Source: an optimization exercise on an open RTL-to-GDS flow (aim: small area). Production flows keep margins and buffers that such runs may drop.
In this exercise RTL edits were held to simulation tests only and were not proved equivalent to the original.
Power and IR drop assume default switching activity.

--- flow/config.mk ---
export PLATFORM = sky130hd
export DESIGN_NAME = DSP
export DESIGN_NICKNAME = DSP
export VERILOG_FILES = /design/flow/design.v
export SDC_FILE = /design/flow/constraint.sdc
export NUM_CORES = 4
export LEC_CHECK = 0
export CAP_MARGIN = 20
export CORE_MARGIN = 2
export CORE_UTILIZATION = 40
export SLEW_MARGIN = 20
--- flow/constraint.sdc ---
create_clock -name core_clock -period 8.0 [get_ports {clk}]
set_input_delay 1.6000 -clock core_clock [delete_from_list [all_inputs] [get_ports {clk}]]
set_output_delay 1.6000 -clock core_clock [all_outputs]
set_load 0.01 [all_outputs]
--- flow/design.v ---
module reg_mux (data_in,clk,rst,enable,data_out);
    parameter size = 1;
    parameter rsttype = "sync";
    parameter sel = 1;
    input  [size-1:0] data_in;
    input  clk,rst,enable;
    output reg [size-1:0] data_out;
reg [size-1:0] register;
always @(*) begin
    if (sel == 1) 
        data_out = register;
    else 
        data_out = data_in;
end
generate 
    if (rsttype == "SYNC") begin
        always @(posedge clk) begin
            if (rst) 
                register <= 0;
            else if (enable) 
                register <= data_in;
        end
    end 
    else begin
        always @(posedge clk or negedge rst) begin
            if (rst) 
                register <= 0;
            else if (enable) 
                register <= data_in;
        end
    end
endgenerate
endmodule
module DSP #(
    parameter A0REG = 0, A1REG = 1,
    parameter B0REG = 0, B1REG = 1,
    parameter CREG = 1, DREG = 1, 
    parameter MREG = 1, PREG = 1, 
    parameter CARRYINREG = 1, CARRYOUTREG = 1,
    parameter OPMODEREG = 1, 
    parameter CARRYINSEL = "OPMODE5", 
    parameter B_INPUT = "DIRECT",
    parameter RSTTYPE = "SYNC"
)(
    input [17:0] A, B, D, BCIN,
    input [47:0] C, PCIN,
    input [7:0] OPMODE,
    input CARRYIN, clk, CEA, CEB, CEC, CED,
    input CECARRYIN, CEOPMODE, CEM, CEP,
    input RSTA, RSTB, RSTC, RSTD,
    input RSTCARRYIN, RSTOPMODE, RSTM, RSTP,
    output reg [17:0] BCOUT,
    output reg [35:0] M,
    output reg [47:0] P, PCOUT,
    output reg CARRYOUT, CARRYOUTF
);
reg [17:0] B0REG_IN, PRE_OUT, MUX2_OUT;
reg [47:0] MULTIP_OUT, MUX_X, MUX_Z, result;
reg CARRY_MUX_OUT, cout;
reg [48:0] POST_OUT;
wire [17:0] A0, B0, D0, B1, A1;
wire [47:0] C0, M0, P0;
wire CIN;
wire CYO;
wire [7:0] OPMODE_reg;
always @(*) begin
    B0REG_IN = (B_INPUT == "DIRECT") ? B : BCIN;
end
always @(*) begin
    CARRY_MUX_OUT = (CARRYINSEL == "OPMODE5") ? OPMODE_reg[5] : CARRYIN;
end
reg_mux #(.size(18), .rsttype(RSTTYPE), .sel(A0REG)) RM1 (A, clk, RSTA, CEA, A0);
reg_mux #(.size(18), .rsttype(RSTTYPE), .sel(B0REG)) RM2 (B0REG_IN, clk, RSTB, CEB, B0);
reg_mux #(.size(48), .rsttype(RSTTYPE), .sel(CREG)) RM3 (C, clk, RSTC, CEC, C0);
reg_mux #(.size(18), .rsttype(RSTTYPE), .sel(DREG)) RM4 (D, clk, RSTD, CED, D0);
reg_mux #(.size(8), .rsttype(RSTTYPE), .sel(PREG)) RM5 (OPMODE, clk, RSTOPMODE, CEOPMODE, OPMODE_reg);
reg_mux #(.size(18), .rsttype(RSTTYPE), .sel(A1REG)) RM6 (A0, clk, RSTA, CEA, A1);
reg_mux #(.size(18), .rsttype(RSTTYPE), .sel(B1REG)) RM7 (MUX2_OUT, clk, RSTB, CEB, B1);
reg_mux #(.size(48), .rsttype(RSTTYPE), .sel(MREG)) RM8 (MULTIP_OUT, clk, RSTM, CEM, M0);
reg_mux #(.size(1), .rsttype(RSTTYPE), .sel(CARRYINREG)) RM9 (CARRY_MUX_OUT, clk, RSTCARRYIN, CECARRYIN, CIN);
reg_mux #(.size(1), .rsttype(RSTTYPE), .sel(CARRYOUTREG)) RM10 (cout, clk, RSTCARRYIN, CECARRYIN, CYO);
reg_mux #(.size(48), .rsttype(RSTTYPE), .sel(PREG)) RM11 (result, clk, RSTP, CEP, P0);
always @(*) begin
    case (OPMODE_reg[1:0])
        2'b00: MUX_X = 0;
        2'b01: MUX_X = M0;
        2'b10: MUX_X = PCOUT;
        2'b11: MUX_X = {D0[11:0], A1, B1};
    endcase
    case (OPMODE_reg[3:2])
        2'b00: MUX_Z = 0;
        2'b01: MUX_Z = PCIN;
        2'b10: MUX_Z = P;
        2'b11: MUX_Z = C0;
    endcase
end
always @(*) begin
    PRE_OUT = (OPMODE_reg[6]) ? (D0 - B0) : (D0 + B0);
    MUX2_OUT = (OPMODE_reg[4]) ? PRE_OUT : B0;
    POST_OUT = (OPMODE_reg[7]) ? (MUX_Z - (MUX_X + CIN)) : (MUX_Z + (MUX_X + CIN));
    result = POST_OUT[47:0];
    cout = POST_OUT[48];
    BCOUT = B1;
    MULTIP_OUT = A1 * B1;
    M = M0[35:0];
    P = P0;
    PCOUT = P0;
    CARRYOUT = CYO;
    CARRYOUTF = CYO;
end
endmodule
--- flow/run.sh ---
#!/bin/bash
# synth_recipe.tcl (not shown) runs the flow's synth.tcl, then flattens the netlist and writes it again
# the make line also repeats each setting of config.mk as NAME=value (left out here)
make -C /OpenROAD-flow-scripts/flow DESIGN_CONFIG=/design/flow/config.mk WORK_HOME=/design/flow/orfs CLKGATE_MAP_FILE= SYNTH_SCRIPT=/design/flow/synth_recipe.tcl finish
Wires at chosen ports, followed through buffers:
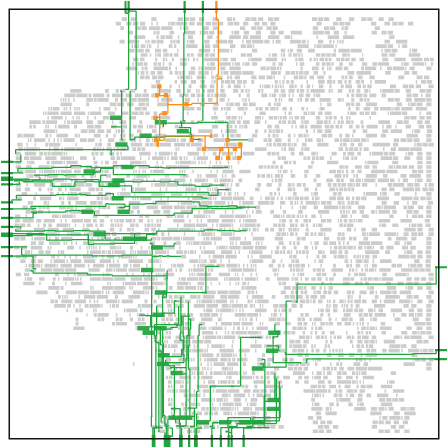
- orange: RSTB (direction input; edge north; end cells 18; wire 239 µm)
- green: M (direction output; edge 16 south, 13 west, 4 north, 3 east; end cells 36; wire 4100 µm)

Metal 2:
Scale bar: 100 µm.
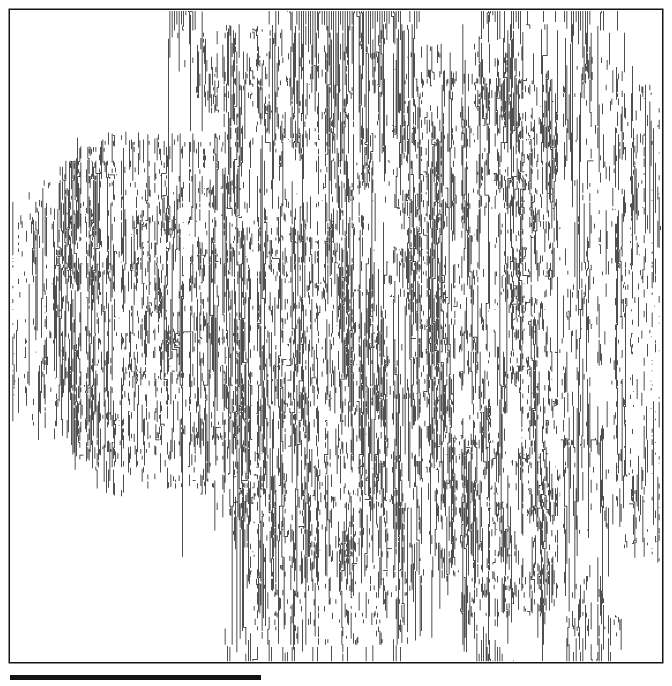
- share of all routed wire: 46%
- nets with wire on the layer: 3194
- main direction: vertical
- longest straight run: 96.4 µm

The whole layout, all layers:
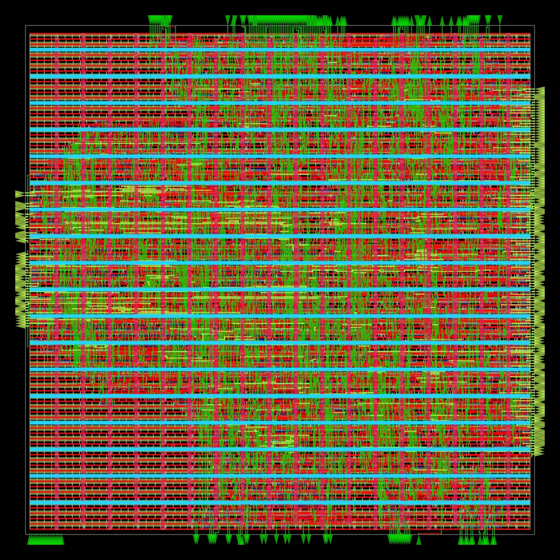
Top Ports: 346
Die Span X: 260 µm
final core utilization: 0.474
Final Non-Filler Cells: 4182
placement row count: 93

Where the registers sit:
Other sequential cells in the stronger gray, the rest of the logic in the fainter gray.
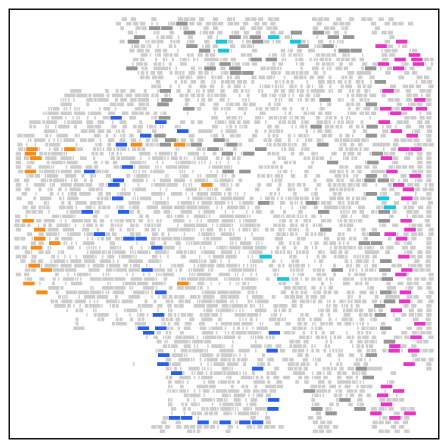
- cyan: RM5.register (sequential cells 8)
- magenta: RM3.register (sequential cells 48; where a column on the right)
- orange: RM6.register (sequential cells 18)
- blue: RM8.register (sequential cells 36)
- not colored: 86

==> summary.md <==
| Metric | Value |
|---|---|
| Comb pwr | 3.22 mW |
| Net count of the mapped netlist | 3744 |
| Power density over cell area | 184 nW/µm² |
| HPWL after DPL | 66500 µm |
| Type of destination of the critical path | flip-flop |
| Dominant cell type by count on the critical path | sky130_fd_sc_hd__fa_1 |
| Leading cell types in the layout, fill and taps excluded | sky130_fd_sc_hd__inv_1 (345), sky130_fd_sc_hd__clkdlybuf4s50_1 (320), sky130_fd_sc_hd__nand2_1 (298) |
| Post-synthesis sequential area ratio | 0.150 |
| Final slew viol count | 0 |
| Area growth, synth to finish | 16.9% |
| Fraction of power consumed by the clock network | 0.168 |
| Fraction of the cycle the final worst path needs | 0.927 |
| Ant diodes | 0 |
| Clock tree from TritonCTS | yes |
| Slew at the pin closest to its max-slew limit | a little under 1 ns |
| Maximum operating frequency | 0.135 GHz |
| Path type of the worst min-delay path | flip-flop to flip-flop |
| Clock net power | 949 µW |
| Number of hold violations in the final report | 0 |
| Post-layout power | approximately 5.6 mW |
| Cell Area, Placed | 30000 µm² |
| Count of final setup violators | 0 |
| Top power consumer group | combinational cells |
| Number of synthesized register bits | 196 |
| Count of antenna-violating nets left after detailed routing | 0 |
| Via density per instance | 5.31 |
| Final RePlAce weighted congestion | between 0.9 and 1 |
| Synth Instances | 3113 |
| Number of nets in the finished design | 3945 |
| Via count of the first global-routing pass | about 22000 |
| Post-synth EDFFs | 0 |
| Global-route congestion overflow total | 0 |
| Post-Route Skew | 0.0275 ns |
| CTS buffer count | 17 |
| Die Footprint | 67500 µm² |
| Port buffer count | 326 |
| Worst setup path category | flip-flop to flip-flop |
| Total Negative Setup Slacks | 0 ns |
| Result of the run | complete, no violations |
| Worst endpoint required time | 8.42 ns |
| Worst-skew pair later-pin latency | 0.52 ns |
| Antenna violations before repair | 0 |
| Logic pwr share | 0.571 |
| Total via count in the routed design | 22200 |
| Fraction of registers with async set or reset after synthesis | 0 |
## path summary, 6_finish.rpt
check             slack (ns)  cells after the start            start               end
hold reg to reg         0.49                      2  RM3.register[8]   RM3.register[8]
hold / removal          0.49                      2  RM3.register[8]   RM3.register[8]
setup / recovery        0.58                     22  RM6.register[6]  RM8.register[35]
setup reg to reg        0.58                     22  RM6.register[6]  RM8.register[35]
## Yosys cell counts, types with 7 or more instances
cell / instances / area, µm²
sky130_fd_sc_hd__a31oi_1: 23 / 144
sky130_fd_sc_hd__a22o_1: 57 / 499
sky130_fd_sc_hd__buf_4: 54 / 405
sky130_fd_sc_hd__o21ai_0: 68 / 340
sky130_fd_sc_hd__fa_1: 258 / 5160
sky130_fd_sc_hd__a21oi_1: 110 / 551
sky130_fd_sc_hd__mux2i_1: 192 / 1920
sky130_fd_sc_hd__xor2_1: 55 / 482
sky130_fd_sc_hd__nand2_1: 298 / 1120
sky130_fd_sc_hd__nor3b_1: 7 / 52.6
sky130_fd_sc_hd__buf_2: 9 / 45.0
sky130_fd_sc_hd__a21o_1: 56 / 420
sky130_fd_sc_hd__o31ai_1: 8 / 60.1
sky130_fd_sc_hd__nand2b_1: 14 / 87.6
sky130_fd_sc_hd__a21boi_0: 7 / 52.6
sky130_fd_sc_hd__nand4_1: 21 / 131
sky130_fd_sc_hd__ha_1: 179 / 2240
sky130_fd_sc_hd__and3_1: 21 / 131
sky130_fd_sc_hd__xnor2_1: 137 / 1200
sky130_fd_sc_hd__nor3_1: 39 / 195
sky130_fd_sc_hd__or2_2: 11 / 68.8
sky130_fd_sc_hd__o21bai_1: 8 / 60.1
sky130_fd_sc_hd__a22oi_1: 21 / 158
sky130_fd_sc_hd__nor2_1: 295 / 1110
sky130_fd_sc_hd__or3_1: 15 / 93.8
sky130_fd_sc_hd__nor2b_1: 25 / 156
sky130_fd_sc_hd__or4_1: 7 / 52.6
sky130_fd_sc_hd__mux2_2: 83 / 935
sky130_fd_sc_hd__nand3_1: 30 / 150
sky130_fd_sc_hd__inv_1: 345 / 1290
sky130_fd_sc_hd__and2_1: 128 / 801
sky130_fd_sc_hd__clkbuf_1: 133 / 499
sky130_fd_sc_hd__a211oi_1: 35 / 263
sky130_fd_sc_hd__o21a_1: 19 / 143
sky130_fd_sc_hd__dfxtp_1: 196 / 3920
sky130_fd_sc_hd__nor4_1: 15 / 93.8
sky130_fd_sc_hd__buf_1: 24 / 90.1
## metal layers
layer | share of wire | global-route usage | vias to the layer above
met1 | 0.46 | 0.342 | 10800
met4 | 0.021 | 0.0685 | 0
met5 | 0 | 0 | -
met3 | 0.058 | 0.0379 | 92
li1 | - | - | 10700
met2 | 0.46 | 0.403 | 656
## registers in the layout (all words and copies together) (netlist names)
signal and flops:
RM7.register 18, RM6.register 18, RM8.register 36, RM3.register 48, RM11.register 48, RM5.register 8, RM4.register 18, RM10.register 1
RM9.register 1
## final cells by class
type                            count  area [µm²]  area share
Sequential cell                   196        3930       0.128
Tap cell                          855        1070      0.0349
Clock buffer                       18         429      0.0140
Multi-Input combinational cell   2346       19900       0.649
Inverter                          345        1290      0.0423
Clock inverter                     14         180     0.00589
Timing Repair Buffer              408        3850       0.126
## cells by family (layout without fill, tap and decap cells)
| group | count (synthesis) | after routing | synth area share |
|---|---|---|---|
| buffers and inverters | 571 | 785 | 0.0925 |
| DFF | 196 | 196 | 0.150 |
| AOI/OAI and AO/OA | 476 | 476 | 0.125 |
| and+or+nand+nor | 964 | 964 | 0.175 |
| adders and majority gates | 437 | 437 | 0.283 |
| xor gates and xnor gates | 192 | 192 | 0.0642 |
| muxes | 277 | 277 | 0.110 |
## worst max-delay path: cells and delay by family (launching register included)
| family | cells | cell delay, ns |
|---|---|---|
| compound gates | 10 | 2.77 |
| fa+ha+maj | 7 | 3.36 |
| flops | 1 | 0.75 |
| buf+inv | 3 | 0.17 |
| simple gates | 2 | 0.26 |
## metrics by stage
| step | setup WS (ns) | utilization |
|---|---|---|
| floorplan | 1.16 | - |
| global placement | 0.688 | 0.465 |
| detailed placement | 0.615 | 0.465 |
| CTS | 0.602 | 0.474 |
| global route | 0.0446 | 0.474 |
| finish | 0.585 | 0.474 |

-- static timing again, ports no longer ideal --
The results above use ideal ports. As a check the final layout listed here was re-extracted and re-timed, cells and wires unchanged.
Step 1 assumes that a clkbuf_16 drives the clock port and a buf_2 every other input.
Step 2 times the ports against the registers' clock, not the clock port: input delays grow and output delays shrink by t, the midpoint of the rising clock arrivals with the driver on.
Slacks: no drivers / after step 1 / after step 2; pairs: no drivers / after step 1.
t, ns: 0.571
setup slack, ns: 0.585 / 0.585 / 0.585
latest minus earliest clock arrival (ns): 0.028 / 0.028
worst data-port slew with drivers (ns): 0.06
pins driven straight from the clock port: 1
After both steps this run still meets setup and hold. The setup slack of this run moves by 0.000 ns with the drivers and by 0.000 ns with both steps.
